Source: an optimization exercise on an open RTL-to-GDS flow (aim: small area). Production flows keep margins and buffers that such runs may drop. RTL that was checked went through simulation tests only; none was proved equivalent to the original. Not every run is shown, and edits may drop behaviour that the tests do not exercise. The RTL of run 7 was laid out without a check of its function.

--- flow/design.v: outline only ---
// module weight_lut: 668 lines
// module wl_a211oi: 3 lines
// module wl_a21oi: 3 lines
// module wl_a221oi: 3 lines
// module wl_a22oi: 3 lines
// module wl_a311oi: 3 lines
// module wl_a31o: 3 lines
// module wl_a31oi: 3 lines
// module wl_a32oi: 3 lines
// module wl_a41oi: 3 lines
// module wl_clkinv: 3 lines
// module wl_nand2: 3 lines
// module wl_nand3: 3 lines
// module wl_nand4: 3 lines
// module wl_nor2: 3 lines
// module wl_nor3: 3 lines
// module wl_o2111ai: 3 lines
// module wl_o211ai: 3 lines
// module wl_o21a: 3 lines
// module wl_o21ai: 3 lines
// module wl_o221ai: 3 lines
// module wl_o22ai: 3 lines
// module wl_o311ai: 3 lines
// module wl_o31ai: 3 lines
// module hdr_fa: 11 lines
// module hdr_ha: 10 lines
// module hdr_d1step: 24 lines
// module hdr_nrstep: 27 lines
// module HDR_4f: 2307 lines
module HDR_4f
#(
  parameter  C_DATA_WIDTH              = 24
)
(
  input  wire                    reset       ,
  input  wire                    clk         ,
  input  wire                    data_in_VS  ,
  input  wire                    data_in_HS  ,
  input  wire                    data_in_DE  ,
  input  wire [C_DATA_WIDTH-1:0] data_in_B   ,
  input  wire [C_DATA_WIDTH-1:0] data_in_MH  ,
  input  wire [C_DATA_WIDTH-1:0] data_in_ML  ,
  input  wire [C_DATA_WIDTH-1:0] data_in_D   ,
  output wire                    data_out_VS ,
  output wire                    data_out_HS ,
  output wire                    data_out_DE ,
  output wire [C_DATA_WIDTH+5:0] data_out
) ;
  localparam TOTAL_DELAY = 40;
  localparam NCOMP       = 22;
  localparam NDLY        = TOTAL_DELAY - NCOMP;
  genvar gi;
  reg [TOTAL_DELAY-1:0] VS_d;
  reg [TOTAL_DELAY-1:0] HS_d;
  reg [TOTAL_DELAY-1:0] DE_d;
  reg [5:0]             rst_cnt;
  wire                  out_ok = rst_cnt[5] & rst_cnt[3];    
  always @(posedge clk)
  begin
    VS_d <= {VS_d[TOTAL_DELAY-2:0], data_in_VS};
    HS_d <= {HS_d[TOTAL_DELAY-2:0], data_in_HS};
    DE_d <= {DE_d[TOTAL_DELAY-2:0], data_in_DE};
  end
  always @(posedge clk or posedge reset)
  begin
    if (reset)
      rst_cnt <= 6'd0;
    else if (!out_ok)
      rst_cnt <= rst_cnt + 6'd1;
  end
  assign data_out_VS = VS_d[TOTAL_DELAY-1] | ~out_ok;
  assign data_out_HS = HS_d[TOTAL_DELAY-1] | ~out_ok;
  assign data_out_DE = DE_d[TOTAL_DELAY-1] &  out_ok;
  reg [95:0] ch_1;
  always @(posedge clk)
    ch_1 <= {data_in_B, data_in_MH, data_in_ML, data_in_D};
  wire [9:0]  s_B  = ch_1[95:88] + ch_1[87:80] + ch_1[79:72];
  wire [9:0]  s_MH = ch_1[71:64] + ch_1[63:56] + ch_1[55:48];
  wire [9:0]  s_ML = ch_1[47:40] + ch_1[39:32] + ch_1[31:24];
  wire [9:0]  s_D  = ch_1[23:16] + ch_1[15:8]  + ch_1[7:0];
  wire [7:0]  wl_B, wl_MH, wl_ML, wl_D;
  weight_lut u_lut_B  (.s(s_B ), .w(wl_B ));
  // ...
==> flow/run.sh <==
#!/bin/bash
# synth_recipe.tcl (not shown) runs the flow's synth.tcl, then flattens the netlist and writes it again
# the make line also repeats each setting of config.mk as NAME=value (left out here)
make -C /OpenROAD-flow-scripts/flow DESIGN_CONFIG=/design/flow/config.mk WORK_HOME=/design/flow/orfs CLKGATE_MAP_FILE= SYNTH_SCRIPT=/design/flow/synth_recipe.tcl finish
==> flow/config.mk <==
export PLATFORM = sky130hd
export DESIGN_NAME = HDR_4f
export DESIGN_NICKNAME = HDR_4f
export VERILOG_FILES = /design/flow/design.v
export SDC_FILE = /design/flow/constraint.sdc
export NUM_CORES = 4
export LEC_CHECK = 0
export CAP_MARGIN = 20
export CORE_MARGIN = 2
export CORE_UTILIZATION = 40
export CTS_CLUSTER_DIAMETER = 80
export CTS_CLUSTER_SIZE = 26
export GPL_TIMING_DRIVEN = 0
export PLACE_DENSITY = 0.6
export SLEW_MARGIN = 20
export SYNTH_HIERARCHICAL = 1
export SYNTH_MINIMUM_KEEP_SIZE = 0
==> flow/constraint.sdc <==
create_clock -name core_clock -period 5.0 [get_ports {clk}]
set_input_delay 1.0000 -clock core_clock [delete_from_list [all_inputs] [get_ports {clk}]]
set_output_delay 1.0000 -clock core_clock [all_outputs]
set_load 0.01 [all_outputs]
Run 1, where the registers sit:
Other sequential cells in the stronger grey, the rest of the logic in the fainter grey.
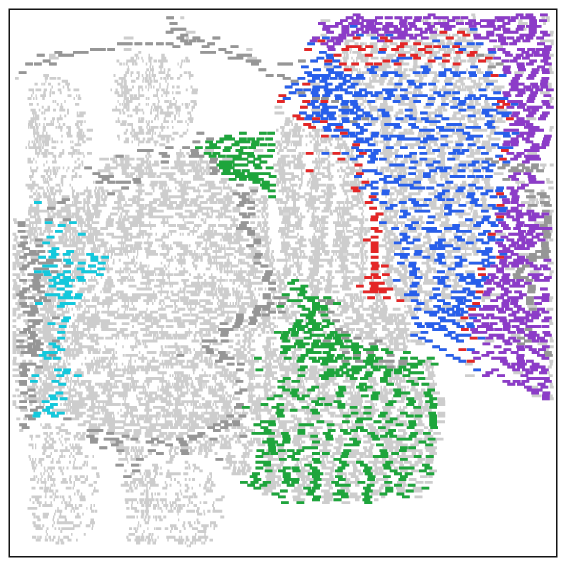
[dly] purple | flops: 540
[d1_st] green | flops: 528
[ch_2] cyan | flops: 96 | where: left middle
[g_nr.cur] red | flops: 130
[g_nr.r] blue | flops: 574
Final Util: 0.4460
register area: 45730 um^2

Run 1, routing view:
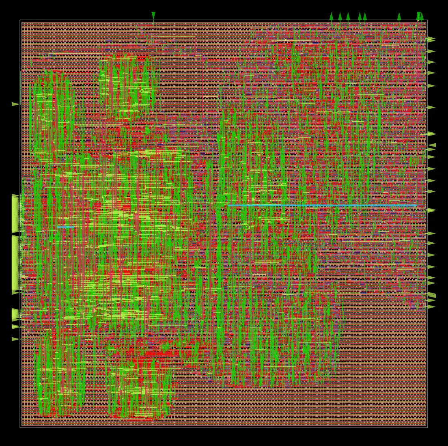
drt wl/cell: 21.51 um
via count: 61690
total global-route track usage: 0.2004
final wirelength: 263.9 mm

Run 1, M1 wires:
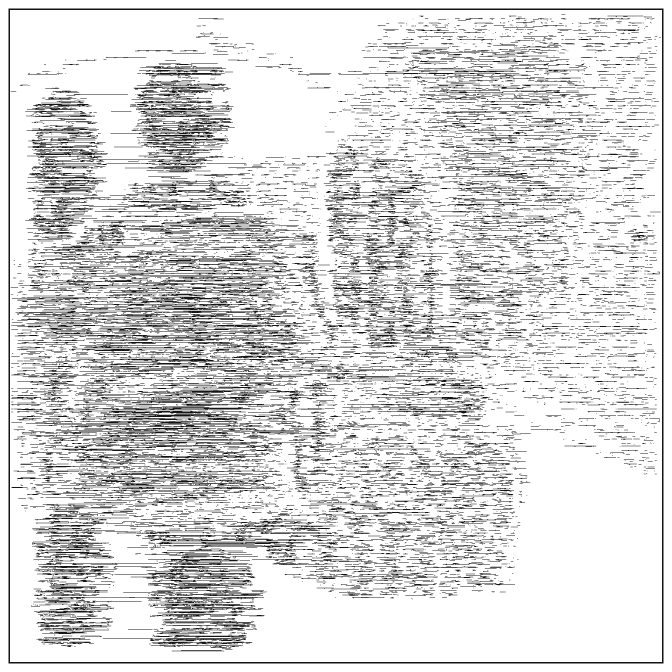
nets with wire on the layer: 10004
longest straight run: 123 um
main direction: horizontal
met1 usage: 0.2562

==> run summary, run 1 <==
outcome=complete, no violations; Ys Warns=7; vias in the first global route=66831; inverter count=roughly 730; clkbuf count=between 100 and 150; cells after synthesis=approximately 8400; syn_area_per_cell=between 10 and 15 um^2; Slew headroom=0.2903; final hold slack=roughly 0.26 ns; CTS tree=yes; reg2reg path depth=9; Final HPWL DP=between 200 and 250 mm; root buffer cell=clkbuf_16; busiest grt layer=met2; largest net degree at the start of global routing=28; crit-path max FO=10; Die Wd=between 500 and 600 um; antenna violation net count after detailed routing=0; Cell Area, Synth=approximately 100000 um^2; share of cells above drive strength 1=0.1587; Num CTS Buffers=111; register-to-register setup slack=between 0.07 and 0.08 ns; die height=~510 um; critical path endpoint category=flip-flop; clk tree area frac=0.02994; Area Growth Syn to Fin=10.97%; initial core utilization=0.4019; IO Port Bufs=roughly 130; commonest non-fill, non-tap cell in the layout=dfxtp_1; GR Util met3=0.03200; worst-skew pair later-pin latency=just over 0.8 ns; top layer in use=met5; RePlAce Congestion=0.9332; DRC Markers=0; fraction of area in multi-input gates=0.4823; Post-CTS Hold Buffers=0; worst slew pin tran=between 1 and 1.5 ns; global-route wire length before repair=~410 mm; Std-Cell Rows=187; routed wl met3=around 15 mm
## run 1: per-stage QoR
step	cells	worst slack, ns	util	area, um^2	setup TNS [ns]
4_1_cts	12218	0.0004770	0.4432	115000	0
5_1_grt	12261	-0.04531	0.4460	115700	-0.1582
3_3_place_gp	11993	-3.844	0.4236	109900	-136.50
6_report	12265	0.07500	0.4460	115700	0
3_5_place_dp	12021	-1.410	0.4259	110500	-58.51
2_1_floorplan	8458	0.009860	-	104300	0
## run 1: worst max-delay path, cell delays in order (launching register included)
cell and delay [ns]:
dfxtp_2 0.65, clkbuf_2 0.49, nand2_1 0.14, fa_1 0.56
fa_1 0.48, fa_1 0.46, fa_1 0.53, fa_1 0.44
fa_1 0.56, fa_1 0.49
## run 1: repair_timing
action | in CTS | in global routing
setup endpoints to repair | 271 | 246
resized for setup | 191 | 182
buffers inserted | 35 | 39
gates cloned | 6 | 2
pin swaps | 29 | 26
Run 1, metal 4:
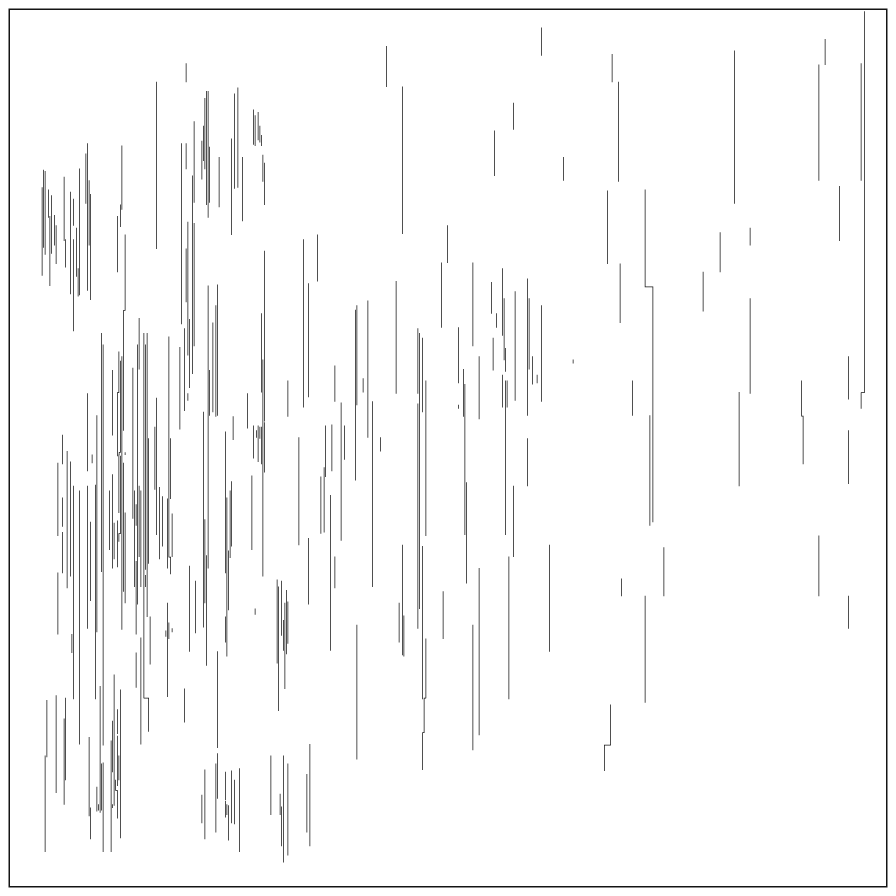

==> run 2, diff against run 1 <==
--- a/flow/config.mk
+++ b/flow/config.mk
@@ -12,3 +12,2 @@
 export CTS_CLUSTER_SIZE = 26
-export GPL_TIMING_DRIVEN = 0
 export PLACE_DENSITY = 0.6
Run 2, metal 4:
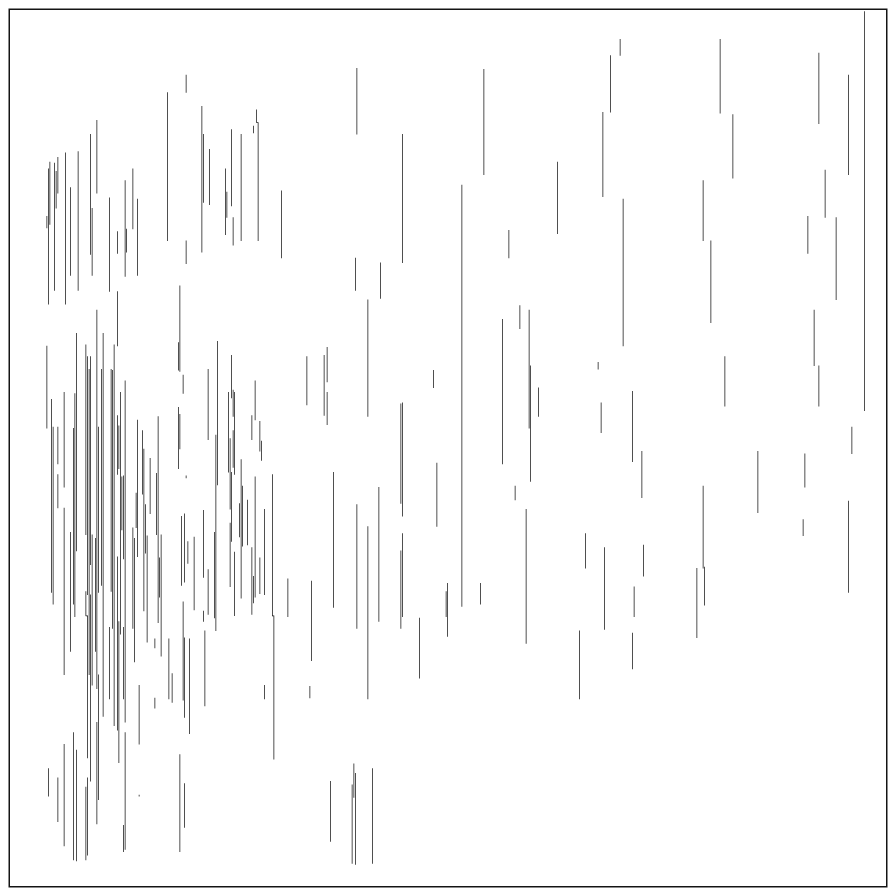
main direction: vertical
longest straight run: 248 um
wire length on this layer: 11800 um
share of all routed wire: 4.5%
via count: 61711
final wirelength: 261.0 mm

Run 2, track usage over the die:
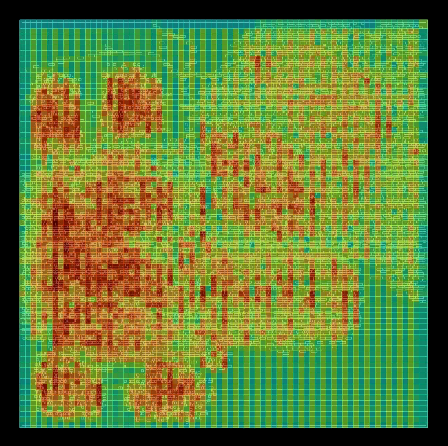
met1 usage: 0.2664
Final Util: 0.4494
total global-route track usage: 0.1986
met2 Use GR: 0.3190
busiest grt layer: met2

==> run 2 against run 1 <==
Against the previous run:
- still clean
- critical path type unchanged
- die area is the same
- final cell count grew 1.1%
- setup slack gained 0.054 ns
- count of clock-buffer cells in the layout grew 2
- largest cell class unchanged
- hold slack gained 0.036 ns
- non-clock buffer count grew 133
==> run summary, run 2 <==
outcome=complete, no violations (unchanged); fin area=116600 um^2 (was 115700 um^2); CP bufs+invs=2 (was 1); Num CTS Buffers=112 (was 111); Std-Cell Rows=187 (unchanged); Max Cap Viol=0 (unchanged); root buffer cell=clkbuf_16 (unchanged); Die Wd=514.6 um (unchanged); Area Growth Syn to Fin=11.83% (was 10.97%); DRC Markers=0 (unchanged); crit-path leading delay family=adder cells (unchanged); worst-case clock buffer depth=3 (unchanged); fin. max-slew vios=0 (unchanged); critical path endpoint category=flip-flop (unchanged); global-route wire length before repair=404.1 mm (was 405.6 mm); Post-CTS Hold Buffers=0 (unchanged); final setup violation count=0 (unchanged); cells after synthesis=8447 (unchanged); most frequent cells in the layout=2264 x dfxtp_1, 1337 x fa_1, 1122 x nand2_1 (was 2236 x dfxtp_1, 1300 x fa_1, 1122 x nand2_1); IO Port Bufs=133 (unchanged); largest net degree at the start of global routing=37 (was 28); GR Util met3=0.03397 (was 0.03200); register-to-register setup slack=0.13 ns (was 0.07 ns); RePlAce Congestion=0.9152 (was 0.9332); Stages on worst setup path=14 (was 9); CTS tree=yes (unchanged); drt wl/cell=21.05 um (was 21.51 um); arrival time of the worst setup path=5.57 ns (about the same); Slew headroom=0.3314 (was 0.2903); share of cells above drive strength 1=0.1652 (was 0.1587); worst-skew pair later-pin latency=0.80 ns (was 0.81 ns); syn_area_per_cell=12.35 um^2 (unchanged); post-CTS setup buffer count=1 (was 35); commonest non-fill, non-tap cell in the layout=dfxtp_1 (unchanged); worst slew pin tran=0.9992 ns (was 1.063 ns); crit-path max FO=5 (was 10); Largest register FFs=574 (unchanged); reg2reg path depth=14 (was 9); die height=514.6 um (unchanged); Final HPWL DP=207.3 mm (was 209.1 mm); CP dominant cell by count=fa_1 (unchanged); Post-Layout Cell Count=12399 (was 12265); largest stage delay on the critical path=0.42 ns (was 0.65 ns); worst path cell trace=inv_1 > ha_1 > inv_1 > fa_1 > fa_1 > fa_1 > fa_1 > fa_1 > fa_1 > fa_1 > fa_1 > fa_2 > nor2_4 > mux2_2 (was clkbuf_2 > nand2_1 > fa_1 > fa_1 > fa_1 > fa_1 > fa_1 > fa_1 > fa_1); DRT Pass-1 Iters=6 (unchanged); initial core utilization=0.4019 (unchanged); Max stage delay cell, worst path=fa_1 (was dfxtp_2); Ys Warns=7 (unchanged); antenna violation net count after detailed routing=0 (unchanged); vias in the first global route=67143 (was 66831); placed instance area=112700 um^2 (was 110500 um^2); placed insts=12218 (was 12021); Layout Skew=0.04939 ns (was 0.08681 ns); Cell Area, Synth=104300 um^2 (unchanged); Post-CTS Resized=0 (was 191)
-- run 2: routing by layer --
layer | vias to the layer above | part of all wire
li1 | 27980 | -
met1 | 31182 | 0.44
met2 | 2032 | 0.46
met3 | 509 | 0.060
met4 | 8 | 0.045
met5 | - | 0.00018
-- run 2: area by class of cell --
cell class | instances | area, um^2
fillers | 23606 | 142900
flip-flops and latches | 2280 | 45690
clock buffers | 118 | 2878
multi-input cells | 5241 | 55350
well taps | 3402 | 4257
inverters | 725 | 2721
clock inverters | 36 | 638.1
repair buffers | 595 | 5085
diodes | 2 | 5.005
-- run 2: through the flow --
step                hold slack (ns)  setup WS, ns  TNS (ns)
finish                       0.3008        0.1287         0
global route                 0.3102      -0.01663   -0.1098
CTS                          0.2944      0.002358         0
detailed placement           0.3121      -0.01654  -0.05829
global placement             0.3098       0.07563         0
floorplan                    0.3096      0.009860         0
Run 2, M1 wires:
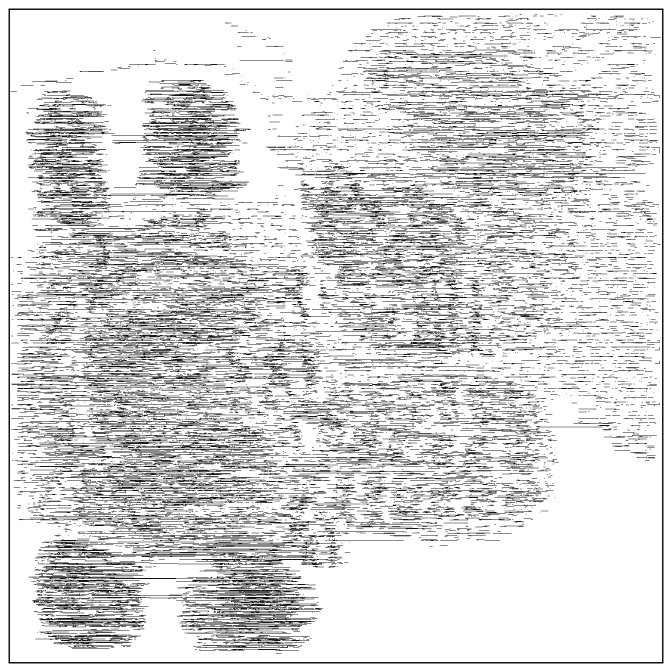

==> run 3, diff against run 2 <==
--- a/flow/config.mk
+++ b/flow/config.mk
@@ -10,4 +10,4 @@
 export CORE_UTILIZATION = 40
-export CTS_CLUSTER_DIAMETER = 80
-export CTS_CLUSTER_SIZE = 26
+export CTS_CLUSTER_DIAMETER = 60
+export CTS_CLUSTER_SIZE = 32
 export PLACE_DENSITY = 0.6
Run 3, M1 wires:
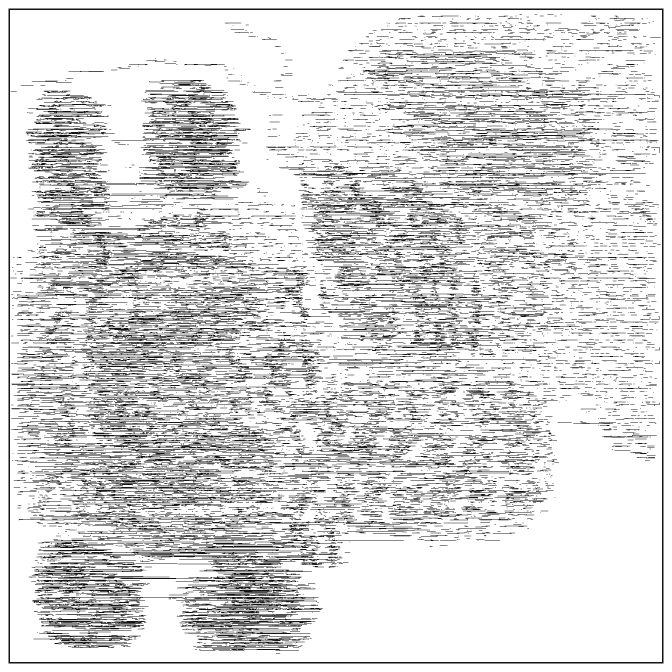
wire length on this layer: 113 mm
nets with wire on the layer: 10144
final wirelength: 261.6 mm
via count: 61866

==> run 3 against run 2 <==
Against the previous run:
- still clean on timing, DRC and antenna
- synthesized cell count did not move
- flip-flop and latch count did not move
- die area did not move
- sequential share of layout area fell by 0.51 points
- utilization rose by 0.60 points
- synthesized area did not move
- first-iteration DRC count rose by 3.4%
- cell area rose by 1.3%
- final cell count rose by 0.69%
- via count rose by 0.25%
==> run summary, run 3 <==
outcome=complete, no violations (unchanged); Area Growth Syn to Fin=13.31% (was 11.83%); Slew headroom=0.3102 (was 0.3314); Max stage delay cell, worst path=fa_2 (was fa_1); Post-CTS Hold Buffers=0 (unchanged); drt wl/cell=20.95 um (was 21.05 um); cells after synthesis=8447 (unchanged); placed insts=12218 (unchanged); commonest non-fill, non-tap cell in the layout=dfxtp_1 (unchanged); reg2reg path depth=14 (unchanged); register-to-register setup slack=0.14 ns (was 0.13 ns); worst-skew pair later-pin latency=0.84 ns (was 0.80 ns); total global-route track usage=0.1992 (was 0.1986); Multi-input gate area=55380 um^2 (was 55350 um^2); arrival time of the worst setup path=5.57 ns (about the same); Layout Skew=0.1026 ns (was 0.04939 ns); CTS tree=yes (unchanged); share of cells above drive strength 1=0.1732 (was 0.1652); worst-case clock buffer depth=3 (unchanged); syn_area_per_cell=12.35 um^2 (unchanged); fin. max-slew vios=0 (unchanged); CP bufs+invs=2 (unchanged); Post-Layout Cell Count=12485 (was 12399); vias in the first global route=67408 (was 67143); Std-Cell Rows=187 (unchanged); Final HPWL DP=207.3 mm (unchanged); crit-path max FO=5 (unchanged); RePlAce Congestion=0.9152 (unchanged); DRC Markers=0 (unchanged); largest stage delay on the critical path=0.46 ns (was 0.42 ns); critical path endpoint category=flip-flop (unchanged); Stages on worst setup path=14 (unchanged); initial core utilization=0.4019 (unchanged); antenna violations before repair=7 (was 11); DRT Pass-1 Iters=6 (unchanged); final hold slack=0.2858 ns (was 0.3008 ns); largest net degree at the start of global routing=37 (unchanged); worst path cell trace=inv_1 > ha_1 > inv_1 > fa_1 > fa_1 > fa_1 > fa_1 > fa_1 > fa_1 > fa_1 > fa_2 > fa_2 > nor2_4 > mux2_2 (was inv_1 > ha_1 > inv_1 > fa_1 > fa_1 > fa_1 > fa_1 > fa_1 > fa_1 > fa_1 > fa_1 > fa_2 > nor2_4 > mux2_2); final setup violation count=0 (unchanged); Num CTS Buffers=133 (was 112); antenna violation net count after detailed routing=0 (unchanged); CP dominant cell by count=fa_1 (unchanged); # fillers=23447 (was 23606); global-route wire length before repair=404.8 mm (was 404.1 mm); worst slew pin tran=1.035 ns (was 0.9992 ns)
Run 3, nets reached from selected ports:
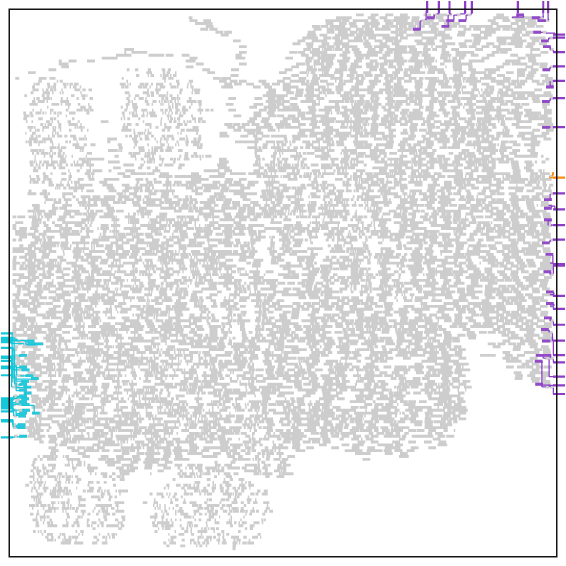
[data_out] purple | bits: 30 | direction: output | edge: 22 right, 8 top | end cells: 30 | buffers: 30 | wire: 346 um
[reset] orange | bits: 1 | direction: input | edge: right | end cells: 1 | buffers: 1 | wire: 8.80 um
[data_in_D] cyan | bits: 24 | direction: input | edge: left | end cells: 24 | buffers: 24 | wire: 470 um
IO Port Bufs: 133
num ports: 134

[run 3: final cells by class]
cell class	count	area share
antenna	2	0.00004235
sequential	2280	0.3866
timing repair buffer	596	0.04301
multi-input combinational	5242	0.4687
clock inverter	95	0.01359
clock buffer	143	0.02893
inverter	725	0.02306
tap	3402	0.03602
[run 3: metrics by stage]
stage / worst slack, ns / utilization / setup TNS, ns / area [um^2]
2_1_floorplan: 0.009860 / - / 0 / 104300
3_3_place_gp: 0.07563 / 0.4344 / 0 / 112700
3_5_place_dp: -0.01654 / 0.4344 / -0.05829 / 112700
4_1_cts: 0.0007212 / 0.4539 / 0 / 117800
5_1_grt: -0.007061 / 0.4554 / -0.007061 / 118200
6_report: 0.1351 / 0.4554 / 0 / 118200
[run 3: per-layer routing]
layer  GRT usage  wire length, um  part of all wire
met5           0               10          0.000038
met4     0.08017            11580             0.044
met3     0.03664            16560             0.063
met2      0.3197           120300              0.46
met1      0.2656           113200              0.43
[run 3: timing repair]
item	4_1_cts	5_1_grt
endpoints found under the setup margin	38	190
gates cloned	0	16
buffers inserted	2	9
gates resized for setup	2	69
pin swaps	5	25
Run 3, routing view:
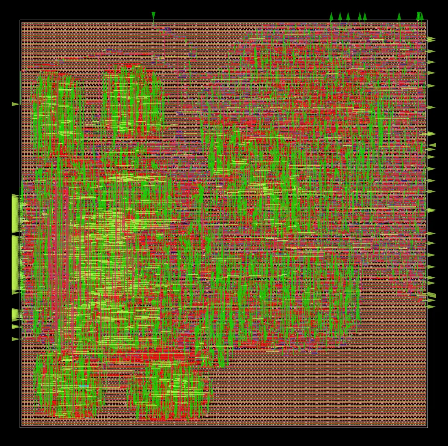

==> run 4, diff against run 3 <==
--- a/flow/design.v
+++ b/flow/design.v
@@ -853,9 +853,13 @@
   assign data_out_DE = DE_d[TOTAL_DELAY-1] &  out_ok;
-  reg [95:0] ch_1;
+  wire [95:0] ch_in = {data_in_B, data_in_MH, data_in_ML, data_in_D};
+  reg  [95:0] ch_1;
+  reg  [9:0]  s_B, s_MH, s_ML, s_D;
   always @(posedge clk)
-    ch_1 <= {data_in_B, data_in_MH, data_in_ML, data_in_D};
-  wire [9:0]  s_B  = ch_1[95:88] + ch_1[87:80] + ch_1[79:72];
-  wire [9:0]  s_MH = ch_1[71:64] + ch_1[63:56] + ch_1[55:48];
-  wire [9:0]  s_ML = ch_1[47:40] + ch_1[39:32] + ch_1[31:24];
-  wire [9:0]  s_D  = ch_1[23:16] + ch_1[15:8]  + ch_1[7:0];
+  begin
+    ch_1 <= ch_in;
+    s_B  <= ch_in[95:88] + ch_in[87:80] + ch_in[79:72];
+    s_MH <= ch_in[71:64] + ch_in[63:56] + ch_in[55:48];
+    s_ML <= ch_in[47:40] + ch_in[39:32] + ch_in[31:24];
+    s_D  <= ch_in[23:16] + ch_in[15:8]  + ch_in[7:0];
+  end
   wire [7:0]  wl_B, wl_MH, wl_ML, wl_D;
--- a/flow/config.mk
+++ b/flow/config.mk
@@ -10,4 +10,4 @@
 export CORE_UTILIZATION = 40
-export CTS_CLUSTER_DIAMETER = 60
-export CTS_CLUSTER_SIZE = 32
+export CTS_CLUSTER_DIAMETER = 80
+export CTS_CLUSTER_SIZE = 26
 export PLACE_DENSITY = 0.6
Run 4, routing view:
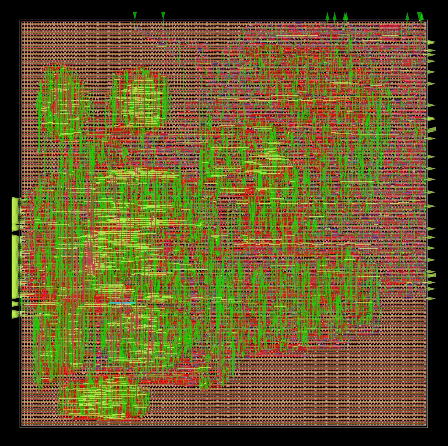
Metal-1 WL: 114.9 mm
top layer in use: met5
total global-route track usage: 0.1994
final wirelength: 263.9 mm

==> run 4 against run 3 <==
Against the previous run:
- sequential share of layout area increased by 1.5 points
- clock skew down 0.033 ns
- via count fell by 0.53%
- critical path depth grew 1
- flip-flop and latch count up 40
- first-iteration DRC count rose by 6.6%
- register-to-register slack about the same
- hold slack improved by 0.0059 ns
- non-clock buffer count down 271
- setup slack lost 0.00069 ns
- highest routed layer unchanged
==> run summary, run 4 <==
outcome=complete, no violations (unchanged); commonest non-fill, non-tap cell in the layout=dfxtp_1 (unchanged); antenna violation net count after detailed routing=0 (unchanged); Final Util=0.4423 (was 0.4554); register area=46480 um^2 (was 45690 um^2); Multi-input gate area=55100 um^2 (was 55380 um^2); IO Port Bufs=133 (unchanged); DRT Pass-1 Iters=6 (unchanged); Stages on worst setup path=15 (was 14); largest stage delay on the critical path=0.40 ns (was 0.46 ns); worst slew pin tran=1.066 ns (was 1.035 ns); most frequent cells in the layout=2308 x dfxtp_1, 1326 x fa_1, 1117 x nand2_1 (was 2263 x dfxtp_1, 1335 x fa_1, 1122 x nand2_1); Largest register FFs=574 (unchanged); Std-Cell Rows=188 (was 187); reg2reg path depth=15 (was 14); worst-case clock buffer depth=3 (unchanged); CP dominant cell by count=fa_1 (unchanged); root buffer cell=clkbuf_16 (unchanged); fin. max-slew vios=0 (unchanged); antenna violations before repair=13 (was 7); CP bufs+invs=3 (was 2); crit-path leading delay family=adder cells (unchanged); initial core utilization=0.4010 (was 0.4019); die height=516.3 um (was 514.6 um); Layout Skew=0.06910 ns (was 0.1026 ns); Max Cap Viol=0 (unchanged); Num CTS Buffers=118 (was 133); largest net degree at the start of global routing=36 (was 37); register-to-register setup slack=0.13 ns (was 0.14 ns); RePlAce Congestion=0.8884 (was 0.9152); global-route wire length before repair=406.6 mm (was 404.8 mm); syn_area_per_cell=12.36 um^2 (was 12.35 um^2); worst-skew pair later-pin latency=0.82 ns (was 0.84 ns)
Run 4, M1 wires:
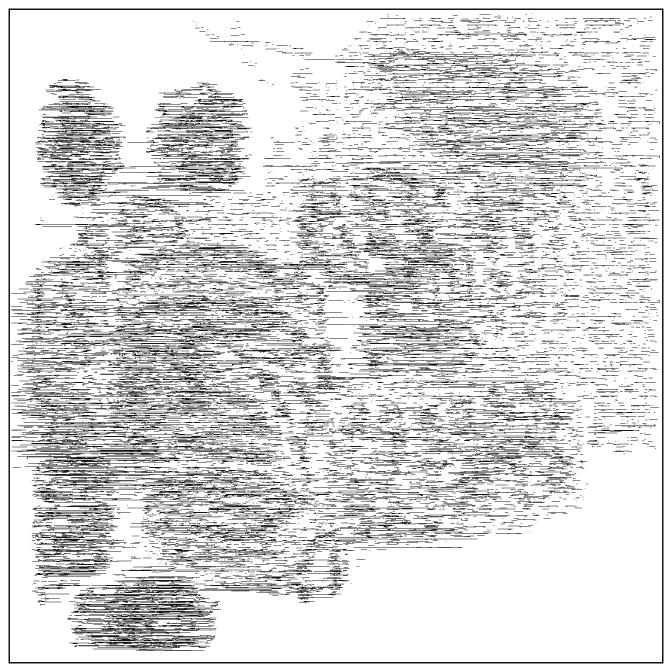
share of all routed wire: 44%
main direction: horizontal
wire length on this layer: 115 mm
nets with wire on the layer: 9932
via count: 61537
met1 usage: 0.2688

[run 4: metal layers]
metal,track usage,wire [um],vias up
met5,0,25,-
met4,0.07377,11000,4
met3,0.03006,15800,578
met2,0.3248,122200,2159
met1,0.2688,114900,31224
li1,-,-,27572
[run 4: final cells by class]
class | count | share of cell area
clock buffer | 126 | 0.02603
antenna | 3 | 0.00006483
inverter | 731 | 0.02370
tap | 3515 | 0.03798
multi-input combinational | 5240 | 0.4759
sequential | 2320 | 0.4014
timing repair buffer | 325 | 0.02676
clock inverter | 48 | 0.008169
[run 4: what timing repair did]
| action | in CTS | in global routing |
|---|---|---|
| gates cloned | 2 | 12 |
| setup endpoints to repair | 38 | 177 |
| gates resized for setup | 4 | 58 |
| pin swaps | 8 | 24 |
| buffers inserted | 3 | 7 |
[run 4: through the flow]
step / std cells / area [um^2] / hold WS, ns / setup TNS [ns]
after global placement: 12107 / 111400 / 0.3098 / -0.007875
final: 12308 / 115800 / 0.2917 / 0
after detailed placement: 12107 / 111400 / 0.3121 / -0.4055
after global routing: 12307 / 115800 / 0.2905 / -0.01882
after floorplan: 8505 / 105000 / 0.3096 / 0
after CTS: 12286 / 115500 / 0.2813 / 0
Run 4, nets reached from selected ports:
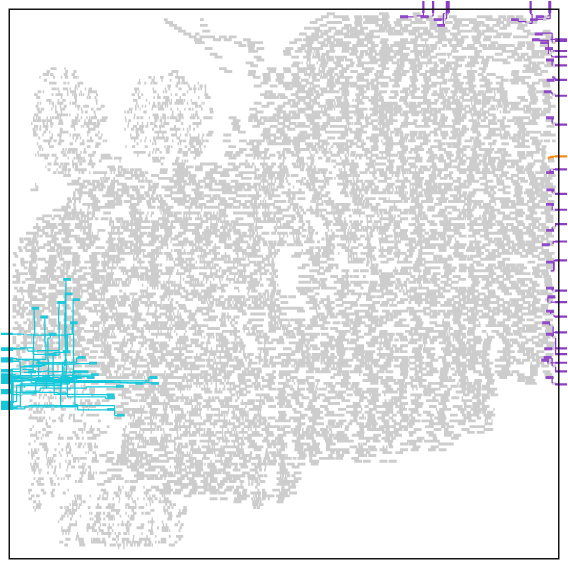

==> run 5, diff against run 4 <==
--- a/flow/design.v
+++ b/flow/design.v
@@ -784,4 +784,4 @@
 (
-  input  wire [10:0] sh,
-  input  wire [7:0]  nd,
+  input  wire [10:0] shc,
+  input  wire [7:0]  d,
   output wire        qb,
@@ -791,5 +791,4 @@
   wire [10:0] t;
-  assign cy[0] = 1'b1;
-  assign t[0]  = ~(sh[0] ^ nd[0]);
-  assign cy[1] = sh[0] | nd[0];
+  assign cy[0] = 1'b0;
+  hdr_ha u_ha (.a(shc[0]), .b(d[0]), .s(t[0]), .co(cy[1]));
   genvar i;
@@ -798,3 +797,3 @@
     begin: g_fa
-      hdr_fa u_fa (.a(sh[i]), .b(nd[i]), .c(cy[i]), .s(t[i]), .co(cy[i+1]));
+      hdr_fa u_fa (.a(shc[i]), .b(d[i]), .c(cy[i]), .s(t[i]), .co(cy[i+1]));
     end
@@ -802,8 +801,8 @@
     begin: g_inc
-      assign t[i]    = ~(sh[i] ^ cy[i]);
-      assign cy[i+1] = sh[i] | cy[i];
+      assign t[i]    = shc[i] ^ cy[i];
+      assign cy[i+1] = shc[i] & cy[i];
     end
   endgenerate
-  assign qb = ~t[10];
-  assign wn = qb ? t[9:0] : sh[9:0];
+  assign qb = t[10];
+  assign wn = qb ? t[9:0] : shc[9:0];
 endmodule
@@ -3079,11 +3078,11 @@
   wire [NRW-1:0] nr_st [0:10];
-  wire [17:0] zp_r = ~(zm_r_a + zm_r_b + 18'd1);
-  wire [17:0] zp_g = ~(zm_g_a + zm_g_b + 18'd1);
-  wire [17:0] zp_b = ~(zm_b_a + zm_b_b + 18'd1);
+  wire [17:0] zp_r = zm_r_a + zm_r_b + 18'd1;
+  wire [17:0] zp_g = zm_g_a + zm_g_b + 18'd1;
+  wire [17:0] zp_b = zm_b_a + zm_b_b + 18'd1;
   reg [NRW-1:0] z_12;
   always @(posedge clk)
-    z_12 <= {~{3'd0, lc_s[17:10]},
-             2'd0, zp_b, 10'd0,
-             2'd0, zp_g, 10'd0,
-             2'd0, zp_r, 10'd0};
+    z_12 <= {3'd0, lc_s[17:10],
+             2'b11, zp_b, 10'd0,
+             2'b11, zp_g, 10'd0,
+             2'b11, zp_r, 10'd0};
   assign nr_st[0] = z_12;
@@ -3105,3 +3104,3 @@
         wire [9:0]  wn;
-        hdr_nrstep u_step (.sh(sh), .nd(nd[7:0]), .qb(qb), .wn(wn));
+        hdr_nrstep u_step (.shc(sh), .d(nd[7:0]), .qb(qb), .wn(wn));
         assign nxt[30*c+29 -: 30] = {wn, zl[8:0], 1'b0, q[8:0], qb};
Run 5, nets reached from selected ports:
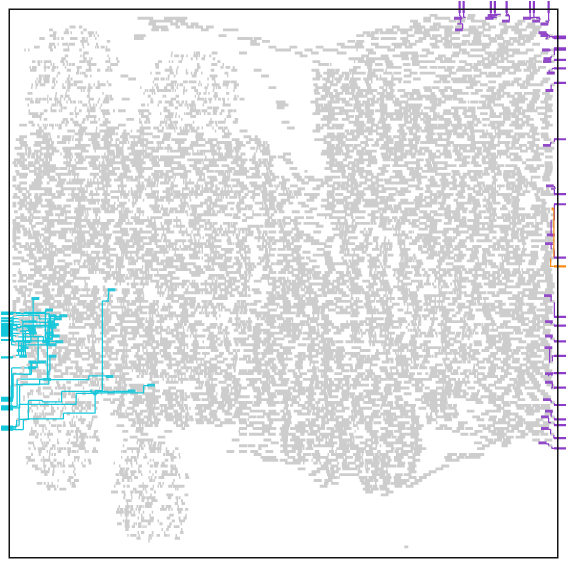

Run 5, metal 4:
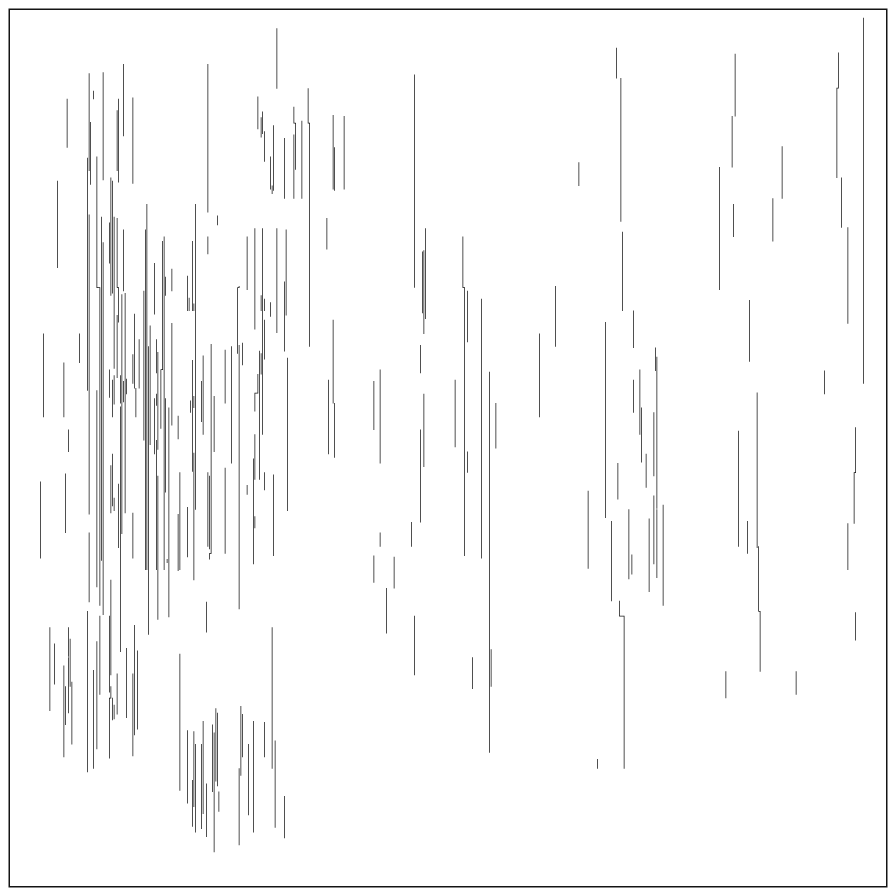
longest straight run: 224 um
share of all routed wire: 4.8%
nets with wire on the layer: 172
main direction: vertical
via count: 61325
final wirelength: 266.2 mm

==> run 5 against run 4 <==
Against the previous run:
- still clean on timing, DRC and antenna
- hold slack worse by 0.0080 ns
- global-route usage up 0.25 points
- utilization hardly changed
- routed wire length grew 0.87%
- flip-flop and latch count unchanged
- via count is 0.34% lower
- clock skew fell by 0.016 ns
==> run summary, run 5 <==
Slew headroom=0.3548 (was 0.2864); CP bufs+invs=2 (was 3); most frequent cells in the layout=2307 x dfxtp_1, 1336 x fa_1, 1175 x nand2_1 (was 2308 x dfxtp_1, 1326 x fa_1, 1117 x nand2_1); post-CTS setup buffer count=2 (was 3); share of cells above drive strength 1=0.1377 (was 0.1366); outcome=complete, no violations (unchanged); vias in the first global route=66782 (was 67026); DRC Markers=0 (unchanged); Area Growth Syn to Fin=9.972% (was 10.29%); antenna violation net count after detailed routing=0 (unchanged); Stages on worst setup path=14 (was 15); busiest grt layer=met2 (unchanged); Metal-1 WL=111.0 mm (was 114.9 mm); Max stage delay cell, worst path=fa_2 (was fa_1); largest stage delay on the critical path=0.47 ns (was 0.40 ns); IO Port Bufs=133 (unchanged); fin. max-slew vios=0 (unchanged); root buffer cell=clkbuf_16 (unchanged); Final HPWL DP=207.1 mm (was 206.7 mm); met1 usage=0.2598 (was 0.2688); top layer in use=met4 (was met5); arrival time of the worst setup path=5.60 ns (was 5.58 ns); Std-Cell Rows=187 (was 188); num ports=134 (unchanged); crit-path leading delay family=adder cells (unchanged); # fillers=23748 (was 23926); CTS tree=yes (unchanged); reg2reg path depth=14 (was 15); cells after synthesis=8419 (was 8494); met2 Use GR=0.3346 (was 0.3248); total global-route track usage=0.2019 (was 0.1994); drt wl/cell=21.99 um (was 21.44 um); Die Wd=515.1 um (was 516.3 um); commonest non-fill, non-tap cell in the layout=dfxtp_1 (unchanged); routed length on met2=125.2 mm (was 122.2 mm); routed wl met3=17.37 mm (was 15.80 mm)
==> run 5: stage by stage <==
| stage | std cells | area, um^2 | TNS, ns | setup slack, ns |
|---|---|---|---|---|
| 2_1_floorplan | 8430 | 104500 | 0 | 0.3293 |
| 3_3_place_gp | 11905 | 110700 | 0 | 0.1217 |
| 3_5_place_dp | 11905 | 110700 | -0.9105 | -0.06945 |
| 4_1_cts | 12079 | 114600 | 0 | 0.0007145 |
| 5_1_grt | 12102 | 114900 | -0.2655 | -0.04174 |
| 6_report | 12103 | 114900 | 0 | 0.09544 |
==> run 5: area by class of cell <==
cell class	count	area, um^2	area share
Clock inverter	48	850.8	0.007405
Clock buffer	123	2990	0.02603
Timing Repair Buffer	306	3005	0.02616
Tap cell	3402	4257	0.03705
Antenna cell	7	17.52	0.0001525
Multi-Input combinational cell	5284	55000	0.4786
Sequential cell	2320	46480	0.4046
Inverter	613	2301	0.02003
Run 5, where the registers sit:
Other sequential cells in the stronger grey, the rest of the logic in the fainter grey.
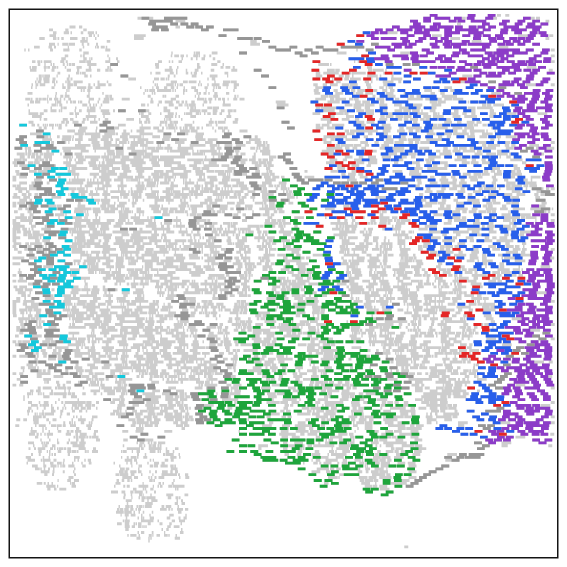

## Run 6: large edit since run 5, in outline
flow/design.v: 3119 -> 3177 lines; modules unchanged: 15
  weight_lut: edited, 668 -> 756 lines
  wl_and3: new, 3 lines
  wl_o2bb2a: new, 3 lines
  wl_or3: new, 3 lines
  removed: wl_a211oi, wl_a21oi, wl_a221oi, wl_a22oi, wl_a311oi, wl_a31o, wl_a32oi, wl_a41oi, wl_nor3, wl_o2111ai, wl_o211ai, wl_o221ai, wl_o31ai
==> module wl_or3 as of run 6 <==
module wl_or3 (input wire a, input wire b, input wire c, output wire x);
  assign x = (a) | (b) | (c);
endmodule
==> module wl_and3 as of run 6 <==
module wl_and3 (input wire a, input wire b, input wire c, output wire x);
  assign x = (a&b&c);
endmodule
==> module wl_o2bb2a as of run 6 <==
module wl_o2bb2a (input wire a1_n, input wire a2_n, input wire b1, input wire b2, output wire x);
  assign x = (~a1_n&b1) | (~a2_n&b1) | (~a1_n&b2) | (~a2_n&b2);
endmodule
Run 6, where the registers sit:
Other sequential cells in the stronger grey, the rest of the logic in the fainter grey.
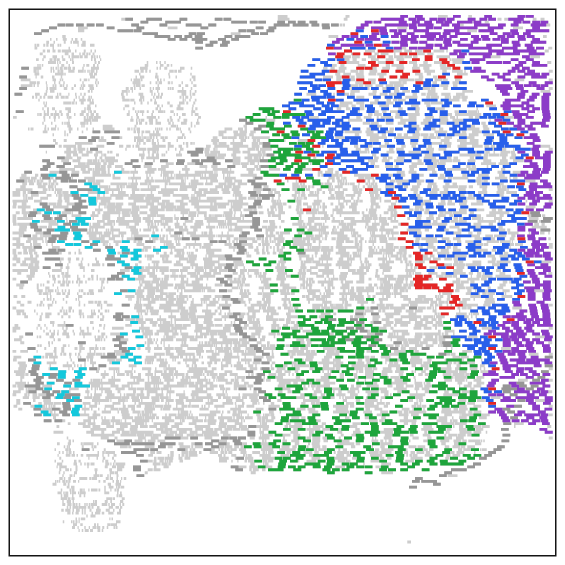
[g_nr.r] blue | flops: 574
[d1_st] green | flops: 528
[ch_2] cyan | flops: 96 | where: left middle
[g_nr.cur] red | flops: 130
[dly] purple | flops: 540 | where: a vertical strip on the right
not coloured: 452
Seq/total area: 0.4081
register area: 46490 um^2

Run 6, track usage over the die:
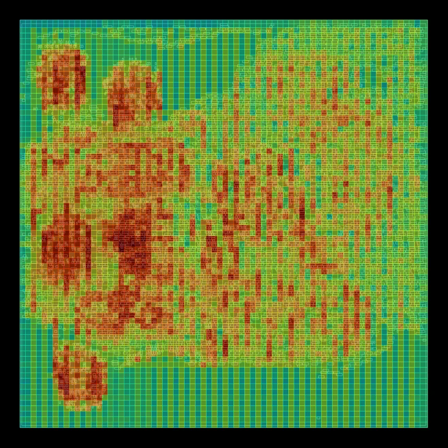
met2 Use GR: 0.3234
drt wl/cell: 21.17 um

==> run 6 against run 5 <==
Against the previous run:
- first-iteration DRC count fell by 3.7%
- still clean on timing, DRC and antenna
- synthesized area decreased by 0.72%
- global-route usage shrank 0.49 points
- non-clock buffer count increased by 3
==> run summary, run 6 <==
outcome=complete, no violations (unchanged); DRT Pass-1 Iters=10 (was 7); Post-CTS Hold Buffers=0 (unchanged); critical path endpoint category=flip-flop (unchanged); Final HPWL DP=204.1 mm (was 207.1 mm); crit-path max FO=5 (unchanged); setup_tns=0 ns (unchanged); Num CTS Buffers=117 (unchanged); worst-skew pair later-pin latency=0.83 ns (was 0.86 ns); worst slew pin tran=1.083 ns (was 0.9665 ns); register-to-register setup slack=0.14 ns (was 0.1 ns); initial core utilization=0.4030 (was 0.4023); largest stage delay on the critical path=0.40 ns (was 0.47 ns); root buffer cell=clkbuf_16 (unchanged); Final Util=0.4427 (was 0.4424); cells after synthesis=8620 (was 8419); antenna violation net count after detailed routing=0 (unchanged); Ys Warns=7 (unchanged); final setup violation count=0 (unchanged); fin. max-slew vios=0 (unchanged); Cell Area, Synth=103700 um^2 (was 104500 um^2); Std-Cell Rows=186 (was 187); syn_area_per_cell=12.03 um^2 (was 12.41 um^2); fin area=113900 um^2 (was 114900 um^2); die height=513.2 um (was 515.1 um); reg2reg path depth=14 (unchanged); vias in the first global route=66565 (was 66782); Layout Skew=0.05603 ns (was 0.05323 ns); Slew headroom=0.2752 (was 0.3548); DRC Markers=0 (unchanged); total global-route track usage=0.1970 (was 0.2019); worst-case clock buffer depth=3 (unchanged); most frequent cells in the layout=2300 x dfxtp_1, 1335 x fa_1, 1314 x nand2_1 (was 2307 x dfxtp_1, 1336 x fa_1, 1175 x nand2_1)
## run 6: what timing repair did
| action | CTS | global route |
|---|---|---|
| gates resized for setup | 1 | 53 |
| setup endpoints to repair | 24 | 187 |
| buffers inserted | 0 | 13 |
| hold endpoints to repair | 0 | 0 |
| pin swaps | 4 | 22 |
| cloned | 0 | 13 |
## run 6: cell type report
cell class | count | share of cell area
multi-input cells | 5458 | 0.4751
flip-flops and latches | 2320 | 0.4081
well taps | 3384 | 0.03716
clock buffers | 127 | 0.02630
repair buffers | 309 | 0.02527
inverters | 634 | 0.02093
clock inverters | 44 | 0.007127
diodes | 1 | 0.00002196
## run 6: routing by layer
metal / track usage / vias up / wire, um / share of wire
met1: 0.2589 / 31139 / 110500 / 0.43
met3: 0.03039 / 589 / 15010 / 0.058
met4: 0.08369 / 0 / 12970 / 0.050
li1: - / 27927 / - / -
met2: 0.3234 / 2234 / 121400 / 0.47
met5: 0 / - / 0 / 0
## run 6: per-stage QoR
stage	instances	hold slack (ns)
finish	12277	0.2889
global route	12276	0.2865
CTS	12250	0.2858
detailed placement	12079	0.3121
global placement	12078	0.3095
floorplan	8631	0.3096
Run 6, nets reached from selected ports:
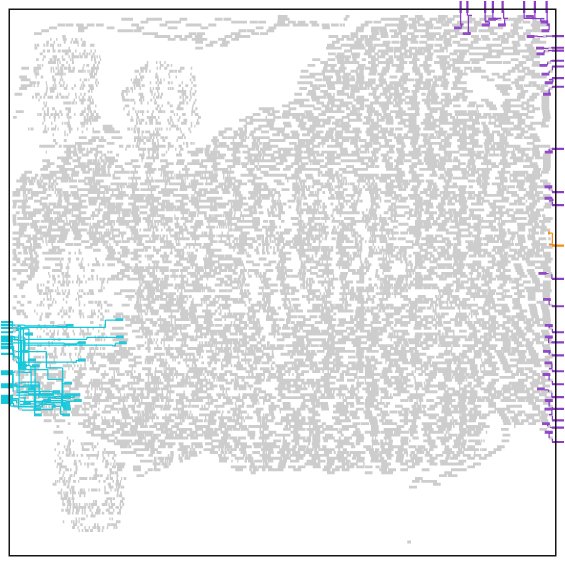

## Run 7: large edit since run 6, in outline
flow/design.v: 3177 -> 3176 lines; modules unchanged: 13
  weight_lut: edited, 756 -> 668 lines
  wl_a211oi: new, 3 lines
  wl_a21oi: new, 3 lines
  wl_a221oi: new, 3 lines
  wl_a22oi: new, 3 lines
  wl_a311oi: new, 3 lines
  wl_a31o: new, 3 lines
  wl_a32oi: new, 3 lines
  wl_a41oi: new, 3 lines
  wl_nor3: new, 3 lines
  wl_o2111ai: new, 3 lines
  wl_o211ai: new, 3 lines
  wl_o221ai: new, 3 lines
  wl_o31ai: new, 3 lines
  hdr_pp3: new, 7 lines
  hdr_pp2: new, 7 lines
  hdr_nrstep: edited, 26 -> 27 lines
  HDR_4f: edited, 2311 -> 2353 lines
  removed: wl_and3, wl_o2bb2a, wl_or3
==> module wl_nor3 as of run 7 <==
module wl_nor3 (input wire a, input wire b, input wire c, output wire y);
  assign y = (~a&~b&~c);
endmodule
==> module wl_a21oi as of run 7 <==
module wl_a21oi (input wire a1, input wire a2, input wire b1, output wire y);
  assign y = (~a1&~b1) | (~a2&~b1);
endmodule
==> module wl_a32oi as of run 7 <==
module wl_a32oi (input wire a1, input wire a2, input wire a3, input wire b1, input wire b2, output wire y);
  assign y = (~a1&~b1) | (~a1&~b2) | (~a2&~b1) | (~a3&~b1) | (~a2&~b2) | (~a3&~b2);
endmodule
==> module wl_o221ai as of run 7 <==
module wl_o221ai (input wire a1, input wire a2, input wire b1, input wire b2, input wire c1, output wire y);
  assign y = (~b1&~b2) | (~a1&~a2) | (~c1);
endmodule
==> module wl_a31o as of run 7 <==
module wl_a31o (input wire a1, input wire a2, input wire a3, input wire b1, output wire x);
  assign x = (a1&a2&a3) | (b1);
endmodule
==> module wl_a221oi as of run 7 <==
module wl_a221oi (input wire a1, input wire a2, input wire b1, input wire b2, input wire c1, output wire y);
  assign y = (~a1&~b1&~c1) | (~a1&~b2&~c1) | (~a2&~b1&~c1) | (~a2&~b2&~c1);
endmodule
==> module wl_a311oi as of run 7 <==
module wl_a311oi (input wire a1, input wire a2, input wire a3, input wire b1, input wire c1, output wire y);
  assign y = (~a1&~b1&~c1) | (~a2&~b1&~c1) | (~a3&~b1&~c1);
endmodule
==> module wl_o31ai as of run 7 <==
module wl_o31ai (input wire a1, input wire a2, input wire a3, input wire b1, output wire y);
  assign y = (~a1&~a2&~a3) | (~b1);
endmodule
==> module wl_a22oi as of run 7 <==
module wl_a22oi (input wire a1, input wire a2, input wire b1, input wire b2, output wire y);
  assign y = (~a1&~b1) | (~a1&~b2) | (~a2&~b1) | (~a2&~b2);
endmodule
==> module hdr_nrstep as of run 7 <==
module hdr_nrstep
(
  input  wire [10:0] sh,
  input  wire [7:0]  nd,
  output wire        qb,
  output wire [9:0]  wn
);
  wire [11:0] cy;
  wire [10:0] t;
  assign cy[0] = 1'b1;
  assign t[0]  = ~(sh[0] ^ nd[0]);
  assign cy[1] = sh[0] | nd[0];
  genvar i;
  generate
    for (i = 1; i < 8; i = i + 1)
    begin: g_fa
      hdr_fa u_fa (.a(sh[i]), .b(nd[i]), .c(cy[i]), .s(t[i]), .co(cy[i+1]));
    end
    for (i = 8; i < 11; i = i + 1)
    begin: g_inc
      assign t[i]    = ~(sh[i] ^ cy[i]);
      assign cy[i+1] = sh[i] | cy[i];
    end
  endgenerate
  assign qb = ~t[10];
  assign wn = qb ? t[9:0] : sh[9:0];
endmodule
==> module wl_o2111ai as of run 7 <==
module wl_o2111ai (input wire a1, input wire a2, input wire b1, input wire c1, input wire d1, output wire y);
  assign y = (~a1&~a2) | (~b1) | (~c1) | (~d1);
endmodule
==> module wl_a41oi as of run 7 <==
module wl_a41oi (input wire a1, input wire a2, input wire a3, input wire a4, input wire b1, output wire y);
  assign y = (~a1&~b1) | (~a2&~b1) | (~a3&~b1) | (~a4&~b1);
endmodule
==> module wl_a211oi as of run 7 <==
module wl_a211oi (input wire a1, input wire a2, input wire b1, input wire c1, output wire y);
  assign y = (~a1&~b1&~c1) | (~a2&~b1&~c1);
endmodule
==> module wl_o211ai as of run 7 <==
module wl_o211ai (input wire a1, input wire a2, input wire b1, input wire c1, output wire y);
  assign y = (~a1&~a2) | (~b1) | (~c1);
endmodule
==> module hdr_pp2 as of run 7 <==
module hdr_pp2
(
  input  wire d1, x1, d2, x2,
  output wire y
);
  assign y = ~((d1 & x1) | (d2 & x2));
endmodule
==> module hdr_pp3 as of run 7 <==
module hdr_pp3
(
  input  wire d1, x1, d2, x2, d3, x3,
  output wire y
);
  assign y = ~((d1 & x1) | (d2 & x2) | (d3 & x3));
endmodule
Run 7, nets reached from selected ports:
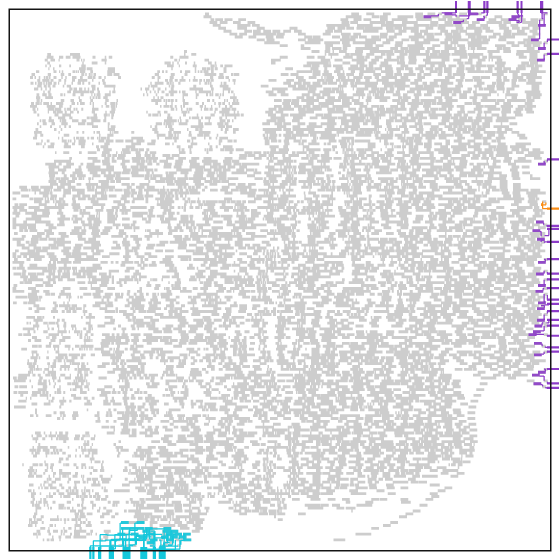
[reset] orange | bits: 1 | direction: input | edge: right | end cells: 1 | buffers: 1 | wire: 19.1 um
[data_in_D] cyan | bits: 24 | direction: input | edge: bottom | end cells: 24 | buffers: 24 | wire: 794 um
[data_out] purple | bits: 30 | direction: output | edge: 21 right, 9 top | end cells: 30 | buffers: 30 | wire: 334 um

Run 7, M1 wires:
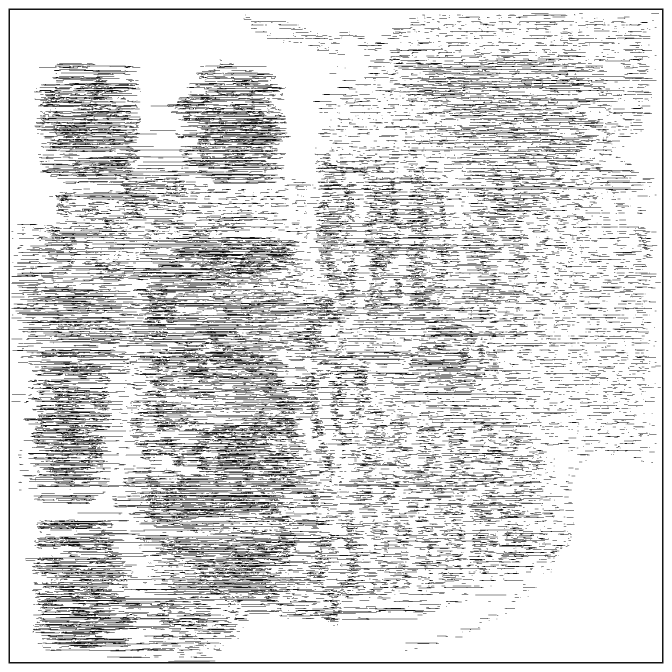
met1 usage: 0.2778
via count: 64137
final wirelength: 281.4 mm

==> run 7 against run 6 <==
Against the previous run:
- now fails the layout checks on negative setup slack
- global-route usage up 1.9 points
- critical endpoint is now zb_b_3[8]$_DFF_P_
- utilization up 1.8 points
- synthesized area down 2.0%
- setup slack worse by 0.35 ns
- final cell count up 0.20%
- synthesized cell count down 6.7%
- fmax down 6.6%
- flip-flop and latch count down 37
- largest cell class unchanged
==> run summary, run 7 <==
outcome=complete, but fails checks (was complete, no violations); SO Viols=negative setup slack; CTS tree=yes (unchanged); drt wl/cell=22.88 um (was 21.17 um); arrival time of the worst setup path=5.89 ns (was 5.58 ns); die height=508.2 um (was 513.2 um); fin. max-slew vios=0 (unchanged); Post-CTS Hold Buffers=0 (unchanged); Ys Warns=7 (unchanged); final setup violation count=16 (was 0); Std-Cell Rows=185 (was 186); Num CTS Buffers=117 (unchanged); placed instance area=112100 um^2 (was 109800 um^2); crit-path leading delay family=adder cells (unchanged); num ports=134 (unchanged); final setup margin=-0.2010 ns (was 0.1448 ns); routed length on met2=130.0 mm (was 121.4 mm); register area=45790 um^2 (was 46490 um^2); Cell Area, Synth=101700 um^2 (was 103700 um^2); Stages on worst setup path=17 (was 14); Max Cap Viol=0 (unchanged); worst-case clock buffer depth=3 (unchanged); placed insts=12080 (was 12079); Multi-input gate area=53610 um^2 (was 54140 um^2); busiest grt layer=met2 (unchanged); worst-skew pair later-pin latency=0.82 ns (was 0.83 ns); syn_area_per_cell=12.64 um^2 (was 12.03 um^2); root buffer cell=clkbuf_16 (unchanged); Max stage delay cell, worst path=fa_2 (was fa_1); IO Port Bufs=133 (unchanged); largest net degree at the start of global routing=38 (was 35); worst path cell trace=ha_4 > inv_2 > fa_2 > inv_2 > a21oi_2 > o21bai_1 > a21o_1 > a21o_1 > xnor2_4 > a222oi_1 > buf_4 > fa_1 > fa_2 > fa_2 > fa_2 > fa_2 > fa_2 (was inv_1 > ha_1 > inv_1 > fa_1 > fa_1 > fa_1 > fa_1 > fa_1 > fa_1 > fa_1 > fa_1 > fa_2 > nor2_2 > mux2_2); initial core utilization=0.4012 (was 0.4030); DRC Markers=0 (unchanged); largest stage delay on the critical path=0.56 ns (was 0.40 ns)
-- run 7: cell type report --
class                   instances  area share
well taps                    3366     0.03603
repair buffers                776     0.05579
flip-flops and latches       2283      0.3918
multi-input cells            4913      0.4587
diodes                          2  0.00004282
inverters                     789     0.02534
clock inverters                48    0.006851
clock buffers                 124     0.02553
-- run 7: per-stage QoR --
stage | utilization | hold slack [ns] | setup slack (ns) | TNS (ns)
after detailed placement | 0.4422 | 0.3121 | -0.2447 | -4.245
after global routing | 0.4611 | 0.3131 | -0.3163 | -4.413
after floorplan | - | 0.3096 | -0.2634 | -2.711
final | 0.4611 | 0.3039 | -0.2010 | -1.476
after global placement | 0.4422 | 0.3098 | -0.2504 | -3.052
after CTS | 0.4586 | 0.3021 | -0.1612 | -1.046

static timing again, ports no longer ideal:
The results above use ideal ports. As a check the final layouts listed here were re-extracted and re-timed, cells and wires unchanged. Step 1 sets driving cells, clkbuf_16 on the clock port and buf_2 on the other inputs (assumed; they add their load-dependent delay and slew). Step 2 also shifts input and output timing later by t, the mid clock arrival at the registers, as if the neighbouring blocks saw the same clock. Three values: no drivers, after step 1, after step 2; two values: the first two.
run	t (ns)	slack for setup (ns)	worst setup path at the end	worst register clock-pin slew, ns	pins driven straight from the clock port
run 1	0.867	0.075 / 0.075 / 0.075	register to register	0.10 / 0.10	1
run 2	0.891	0.129 / 0.129 / 0.129	register to register	0.11 / 0.11	1
run 3	0.886	0.135 / 0.135 / 0.135	register to register	0.11 / 0.11	1
run 4	0.898	0.134 / 0.134 / 0.134	register to register	0.10 / 0.10	1
run 5	0.918	0.095 / 0.095 / 0.095	register to register	0.10 / 0.10	1
run 6	0.884	0.145 / 0.145 / 0.145	register to register	0.10 / 0.10	1
run 7	0.889	-0.201 / -0.201 / -0.201	register to register	0.10 / 0.10	1
